This is an optimization exercise on Yosys and OpenROAD, whose aim is small area, not a production implementation. In this exercise RTL edits were held to simulation tests only and were not proved equivalent to the original. No activity file was given, so power comes from the tool's default toggle rates.

### Where the registers sit

Other sequential cells in the stronger grey, the rest of the logic in the fainter grey.
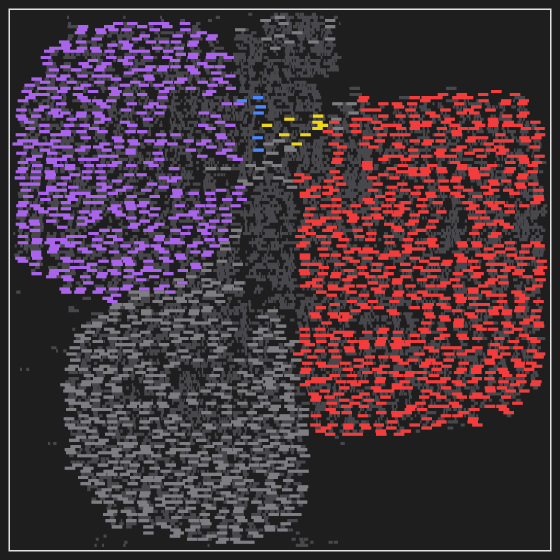
### Cell area per tile

The die is cut into 24 by 24 equal tiles; dark purple is low, yellow is high, 0 to 100% covered.
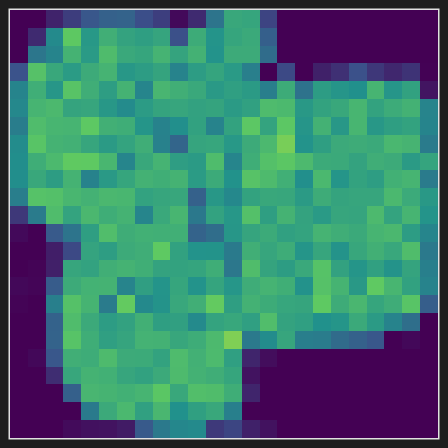
==> design/flow/design.v <==
module IfmapSpad(clk, rst, w_en, r_en, write_data, read_address, write_address, read_data);
input clk, rst, w_en, r_en;
input  [7:0] write_data;
input  [5:0] read_address, write_address;
output [7:0] read_data;
reg [7:0] rf [63:0];
integer i;
assign read_data = (r_en)? rf[read_address] : 8'd0;
always@(posedge clk or posedge rst)begin
	if(rst)begin
		for(i=0; i<=63; i=i+1)begin
			rf[i] <= 8'd0;     
		end
	end
	else begin
		if(w_en)begin
			rf[write_address] <= write_data;
		end
	end
end
endmodule
module WeightSpad(clk, rst, w_en, r_en, write_data, read_address, write_address, read_data);
input clk, rst, w_en, r_en;
input  [7:0] write_data;
input  [5:0] read_address, write_address;
output [7:0] read_data;
reg [7:0] rf [63:0];
integer i;
assign read_data = (r_en)? rf[read_address] : 8'd0;
always@(posedge clk or posedge rst)begin
	if(rst)begin
		for(i=0; i<=63; i=i+1)begin
			rf[i] <= 8'd0;    
		end
	end
	else begin
		if(w_en)begin
			rf[write_address] <= write_data;
		end
	end
end
endmodule
module Psum_Spad(clk, rst, w_en, r_en, write_data, read_address, write_address, read_data);
input clk, rst, w_en, r_en;
input  [23:0] write_data;
input  [4:0]  read_address, write_address;
output [23:0] read_data;
reg [23:0] rf [31:0];
integer i;
assign read_data = (r_en)? rf[read_address] : 24'd0;
always@(posedge clk or posedge rst)begin
	if(rst)begin
		for(i=0; i<=31; i=i+1)begin
			rf[i] <= 24'd0;   
		end
	end
	else begin
		if(w_en)begin
			rf[write_address] <= write_data;
		end
	end
end
endmodule
module Multiplier(ifmap, filter, out);
input [7:0] ifmap, filter;
output [23:0] out;
assign out = $signed(ifmap) * $signed(filter);
endmodule
module Mux(data1, data2, Mux_sel, data_out);
input  [23:0] data1;
input  [23:0] data2;
input  Mux_sel;
output [23:0] data_out;
assign data_out = (Mux_sel)? data1 : data2;
endmodule
module Mux_Adder(data1, data2, out);
input [23:0] data1, data2;
output [23:0] out;
assign out = data1 + data2;
endmodule
module PE_controller(clk, rst, ifmap_enable, weight_enable, ipsum_enable, opsum_ready, iw_size, c, f, n, o,
					 ifmap_ready, weight_ready, ipsum_ready, opsum_enable,
					 ifmap_read_addr, ifmap_write_addr, ifmap_wen, ifmap_ren,
					 weight_read_addr, weight_write_addr, weight_wen, weight_ren,
					 ipsum_read_addr, ipsum_write_addr, ipsum_wen, ipsum_ren,
					 Mux1_sel, Mux2_sel
					 );
input clk, rst, ifmap_enable, weight_enable, ipsum_enable, opsum_ready;
input [3:0] iw_size, c, f, n, o;
output reg ifmap_ready, weight_ready, ipsum_ready, opsum_enable;
output ifmap_wen;
output ifmap_ren;
output reg [5:0] ifmap_read_addr, ifmap_write_addr;
output weight_wen;
output weight_ren;
output reg [5:0] weight_read_addr, weight_write_addr;
output ipsum_wen;
output reg ipsum_ren;
output reg [4:0] ipsum_read_addr, ipsum_write_addr;
output reg Mux1_sel, Mux2_sel;
reg [1:0] crState, ntState;
reg [8:0] macCounter;
parameter WAIT    = 2'd0,
		  MAC     = 2'd1,
		  ADDPSUM = 2'd2;
wire ifmapReady = (ifmap_write_addr>ifmap_read_addr) ;
wire weightReady = (weight_write_addr>weight_read_addr) ;
assign ifmap_ren  = ifmapReady;
assign weight_ren = weightReady;
assign ipsum_wen = (ifmapReady && weightReady);
reg [3:0] channel_count;
reg [3:0] filter_count;
reg [3:0] ifmap_count;
reg [3:0] rowOfmap_count;
reg [3:0] iw_size_count;
always@(posedge clk or posedge rst) begin
	if(rst) begin
		 crState <= WAIT;
		 macCounter <= 4'd0;
		 ifmap_read_addr <= 6'd0;
		 weight_read_addr <= 6'd0;
		 ipsum_ren <= 1;
		 ipsum_read_addr <= 0;
		 ipsum_write_addr <= 0;
		 ipsum_ready <= 0;
		 channel_count <= 4'd0;
		 filter_count <= 4'd0;
		 ifmap_count <= 4'd0;
		 rowOfmap_count <= 4'd1;
		 iw_size_count <= 4'd0;
	end 
	else begin
		 crState <= ntState;
		 case(crState)
		 	WAIT:begin
		 		Mux1_sel <= 1;
		 		Mux2_sel <= 0;
		 		opsum_enable <= 0;
		 	end
		 	MAC:begin
		 		if(macCounter == (c+1)*(iw_size+1)-1 && (ifmapReady && weightReady))begin
	 				Mux1_sel <= 0;    
	 				ipsum_ready <= 1;
	 				opsum_enable <= 1;
	 			end
	 			else begin
	 				Mux1_sel <= 1;
	 			end
	 			if( ifmapReady && weightReady )begin
			 		ifmap_read_addr <= ifmap_read_addr + 1;
			 		weight_read_addr <= weight_read_addr + 1;
		 			macCounter <= macCounter + 1;
	 			end
	 			Mux2_sel <= 1;
	 		end
	 		ADDPSUM:begin
	 			opsum_enable <= 0;   
	 			ipsum_ready  <= 0;   
	 			ipsum_read_addr  <= ipsum_read_addr + 1;
				ipsum_write_addr <= ipsum_write_addr + 1;
				Mux1_sel <= 1;
				macCounter <= 0;	
	 			if(rowOfmap_count==o)begin  
	 				rowOfmap_count <= 0;
	 				filter_count <= (filter_count==f)? 0 : filter_count + 1;
	 				if(filter_count==f)
	 					ifmap_count <= (ifmap_count==n)? 0 : ifmap_count + 1;
	 				ifmap_read_addr <= (ifmap_count * (c+1)*(iw_size+1+o)) + (c+1);  
	 				weight_read_addr <= (filter_count * (iw_size+1)*(iw_size+1));
	 			end
	 			else begin
	 				rowOfmap_count <= rowOfmap_count + 1;	 				
	 				ifmap_read_addr <= (ifmap_count * (c+1)*(iw_size+1+o)) ;  
	 				weight_read_addr <= (filter_count * (iw_size+1)*(iw_size+1));
	 			end
	 		end
		 endcase
	end
end
always@(*)begin
	case(crState)
		WAIT:begin
			ntState = (ifmap_write_addr>0 && weight_write_addr>0)? MAC : WAIT;
	 	end
	 	MAC:begin
	 		ntState = (macCounter == (c+1)*(iw_size+1)-1 && (ifmapReady && weightReady))? ADDPSUM : MAC;
	 	end
	 	ADDPSUM:begin
	 		ntState = MAC;
	 	end
	 	default:begin
	 		ntState = WAIT;
	 	end
	endcase 
end
assign ifmap_wen = ifmap_enable;
assign weight_wen = weight_enable;
always@(posedge clk or posedge rst) begin
	if(rst)begin
		ifmap_ready <= 1;
		weight_ready <= 1;;
		ifmap_write_addr <= 6'd0;
		weight_write_addr <= 6'd0;
	end
	else begin
		ifmap_ready <= (ifmap_write_addr>24)? 0 : 1;    
		weight_ready <= (weight_write_addr>18)? 0 : 1;  
		if(ifmap_wen && ifmap_ready)begin
			ifmap_write_addr <= ifmap_write_addr + 1;
		end
		if(weight_wen && weight_ready)begin
			weight_write_addr <= weight_write_addr + 1;
		end	
	end	
end
endmodule
module PE(
    input clk,
    input rst,
    input [7:0] ifmap_noc,
    input ifmap_enable,
    input [7:0] weight_noc,
    input weight_enable,
    input [23:0] ipsum_noc,
    input ipsum_enable, 
    input [3:0] iw_size,
    input [3:0] c,
    input [3:0] f,
    input [3:0] n,
    input [3:0] o,
    input opsum_ready,
    output ifmap_ready,
    output weight_ready,
    output ipsum_ready,
    output opsum_enable,
    output [23:0] opsum_noc
);
wire ifmap_wen, ifmap_ren;
wire [5:0] ifmap_read_addr, ifmap_write_addr;
wire weight_wen, weight_ren;
wire [5:0] weight_read_addr, weight_write_addr;
wire ipsum_wen, ipsum_ren;
wire [4:0] ipsum_read_addr, ipsum_write_addr;
wire Mux1_sel, Mux2_sel;
PE_controller PE_controller1(clk, rst, ifmap_enable, weight_enable, ipsum_enable, opsum_ready, iw_size, c, f, n, o,
                             ifmap_ready, weight_ready, ipsum_ready, opsum_enable,
                             ifmap_read_addr, ifmap_write_addr, ifmap_wen, ifmap_ren,
                             weight_read_addr, weight_write_addr, weight_wen, weight_ren,
                             ipsum_read_addr, ipsum_write_addr, ipsum_wen, ipsum_ren,
                             Mux1_sel, Mux2_sel
                             );
wire [7:0] ifmap_read_data;
IfmapSpad IfmapSpad1(clk, rst, ifmap_wen, ifmap_ren, ifmap_noc, ifmap_read_addr, ifmap_write_addr, ifmap_read_data);
wire [7:0] weight_read_data;
WeightSpad WeightSpad1(clk, rst, weight_wen, weight_ren, weight_noc, weight_read_addr, weight_write_addr, weight_read_data);
wire [23:0] Mulout;
Multiplier Multiplier1(ifmap_read_data, weight_read_data, Mulout);
wire [23:0] mux1_out;
Mux Mux1(Mulout, ipsum_noc, Mux1_sel, mux1_out);
wire [23:0] mux2_out, add_result;
wire [23:0] psumspad_out;
Mux_Adder Mux_Adder0(mux1_out, mux2_out, opsum_noc);
Psum_Spad Psum_Spad1(clk, rst, ipsum_wen, ipsum_ren, opsum_noc, ipsum_read_addr, ipsum_write_addr, psumspad_out);
Mux Mux2(psumspad_out, 24'd0, Mux2_sel, mux2_out);
endmodule
==> design/flow/run.sh <==
#!/bin/bash
# synth_recipe.tcl (not shown) runs the flow's synth.tcl, then flattens the netlist and writes it again
# the make line also repeats each setting of config.mk as NAME=value (left out here)
make -C /OpenROAD-flow-scripts/flow DESIGN_CONFIG=/design/flow/config.mk WORK_HOME=/design/flow/orfs CLKGATE_MAP_FILE= SYNTH_SCRIPT=/design/flow/synth_recipe.tcl finish
==> design/flow/config.mk <==
export PLATFORM = sky130hd
export DESIGN_NAME = PE
export DESIGN_NICKNAME = PE
export VERILOG_FILES = /design/flow/design.v
export SDC_FILE = /design/flow/constraint.sdc
export NUM_CORES = 4
export LEC_CHECK = 0
export CAP_MARGIN = 20
export CORE_MARGIN = 2
export CORE_UTILIZATION = 40
export SLEW_MARGIN = 20
==> design/flow/constraint.sdc <==
create_clock -name core_clock -period 14.0 [get_ports {clk}]
set_input_delay 2.8000 -clock core_clock [delete_from_list [all_inputs] [get_ports {clk}]]
set_output_delay 2.8000 -clock core_clock [all_outputs]
set_load 0.01 [all_outputs]
==> qor.yml <==
status:
  status: "complete, no violations"
pwr:
  internal-power_mw: 11.7
  report.power.total_mw: 18.4
  seqPwrFrac: 0.372
  peakVddDrop_v: 0.000208
  combPwrFrac: 0.330
  p_sw_mw: 6.73
  pwr-share-clk: 0.298
routing:
  viasPerCell: 6.13
  vias: 68000
  detail-route-antenna-nets: 0
  dr.first_iter.drc_count: 7529
  dr.pass1.iters: 9
place:
  gp_congestion: 0.944
  numPortBuffers: 91
  dp_hpwl_um: 212000
synthesis:
  synth_nets: 8183
  synth_edf_count: 3
  syn_area_um2: 89000
  ys_top_cells_by_count: "dfrtp_1, mux2_2, nand2_1, o21ai_0, a22oi_1"
  netlist_instances: 7867
  synth_top_area_frac: 0.520
  ys_seq_area_frac: 0.522
  synthSimpleGateAreaFrac: 0.0948
  synth_compound_area_frac: 0.134
  yosysMostFrequentCell: "dfrtp_1"
  synth_mux_area_frac: 0.159
  synth_top_family_by_area: "multiplexers"
  synth_seq_cells: 1855
timing:
  min_period_ns: 13.62
  rsz0062_at_grt: "false"
  finalSetupViolations: 0
  fin_setup_tns_ns: 0
  finalClockSkew_ns: 0.0616
clock_tree:
  cts_buffer_depth: 3
  clock-root-buffer: "clkbuf_16"
  cts_tree: "yes"
  cts_buffers: 198
  postCtsResizedCells: 11
  postCtsHoldBufs: 0
floorplan:
  core_um2: 222000
  die_w_um: 476
  pin_count: 94
  dieArea_um2: 226000
grt:
  grt_usage: 0.292
  grt_pass1_vias: 67600
  grt_pass1_wl_um: 481000
  grt_max_degree: 189
setup_path:
  critPathBufInv: 7
  end_kind: "output pin"
  path_class: "reg -> out"
  cp_max_fo: 19
cells_and_area:
  final_nets: 8259
  stdcell_area_um2: 102000
  area_growth_pct: 14.2
  fin_cells: 11100
min_path:
  hold_class: "reg -> reg"
## Picture notes: 'Where the registers sit'
[red] Psum_Spad1.rf | flops: 768
[yellow] PE_controller1.macCounter | flops: 9 | where: north
[purple] IfmapSpad1.rf | flops: 512
[blue] PE_controller1.ifmap_read_addr | flops: 6 | where: north
final core utilization: 0.459
Seq area share: 0.457

## Picture notes: 'Cell area per tile'
mean over tiles: 43%
fullest tile: 80%
emptiest ninth of the die: south-east
tiles over 75% full: 1.0%
nearly empty tiles: 19%

routing by layer:
metal / vias to the layer above / share of wire / global-route usage / wire length, um
met3: 990 / 0.093 / 0.0654 / 30800
li1: 28600 / - / - / -
met4: 20 / 0.067 / 0.164 / 22400
met5: - / 0.00041 / 0 / 136
met1: 35000 / 0.39 / 0.380 / 131000
met2: 3420 / 0.45 / 0.450 / 149000
sequential cells by signal, indices dropped and copies added (netlist names), 2 cells and up:
| signal | count |
|---|---|
| PE_controller1.ifmap_read_addr | 6 |
| PE_controller1.ipsum_write_addr | 5 |
| PE_controller1.macCounter | 9 |
| PE_controller1.weight_read_addr | 6 |
| PE_controller1.rowOfmap_count | 4 |
| PE_controller1.ipsum_read_addr | 5 |
| PE_controller1.crState | 2 |
| PE_controller1.ifmap_write_addr | 6 |
| PE_controller1.weight_write_addr | 6 |
| WeightSpad1.rf | 512 |
| IfmapSpad1.rf | 512 |
| PE_controller1.filter_count | 4 |
| Psum_Spad1.rf | 768 |
| PE_controller1.ifmap_count | 4 |
path summary, 6_finish.rpt:
| check | startpoint | endpoint | slack [ns] | depth (start not counted) |
|---|---|---|---|---|
| min in group asynchronous | rst | PE_controller1.filter_count[0] | 2.65 | 2 |
| min reg2reg | Psum_Spad1.rf[1][21] | Psum_Spad1.rf[1][21] | 0.48 | 2 |
| max reg2reg | PE_controller1.weight_read_addr[3] | Psum_Spad1.rf[26][23] | 3.53 | 33 |
| min | Psum_Spad1.rf[1][21] | Psum_Spad1.rf[1][21] | 0.48 | 2 |
| max | PE_controller1.weight_read_addr[3] | opsum_noc[23] | 0.38 | 32 |
| max in group asynchronous | rst | WeightSpad1.rf[17][4] | 8.48 | 5 |
cells in the final DEF (no fill, tap or decap), types with 53 or more instances in the layout:
master           Yosys  layout
dfrtp_1           1849    1846
mux2_2            1218    1218
nand2_1            855     855
o21ai_0            646     644
a22oi_1            469     468
buf_4                9     331
nor2_1             380     313
inv_1              211     210
clkbuf_16            0     198
ha_1               159     150
nand4_1            134     134
a22o_1             131     131
a221oi_1           121     120
nand3_1            100      96
fa_1                91      91
a21oi_1             91      88
xnor2_1             88      79
clkdlybuf4s50_1      0      74
nor3_1              63      53
cell type report:
class	instances	area [um^2]
fillers	20600	120000
flip-flops and latches	1855	46400
multi-input cells	5233	40200
clock buffers	292	5780
well taps	2975	3720
repair buffers	438	3610
clock inverters	75	1040
inverters	217	818
diodes	5	12.5

static timing again, ports no longer ideal:
How much do the figures lean on ideal ports? The routed layout below was timed once more, with nothing changed but the port constraints. Step 1 sets driving cells, clkbuf_16 on the clock port and buf_2 on the other inputs (assumed; they add their load-dependent delay and slew). Step 2, shift: input delay + t, output delay - t, t = (earliest + latest rising clock arrival at the registers) / 2. This alone moves slack from input paths to output paths. Three values: ideal ports, drivers, drivers and shift; two values: the first two.
t, ns: 0.939
setup WS [ns]: 0.382 / 0.298 / 1.236
clock arrival spread, ns: 0.061 / 0.061
worst data-port slew with drivers (ns): 0.22
pins driven straight from the clock port: 1
After both steps this run still meets setup and hold. For this run, drivers alone change the setup slack by -0.084 ns; drivers and shift together by +0.854 ns.
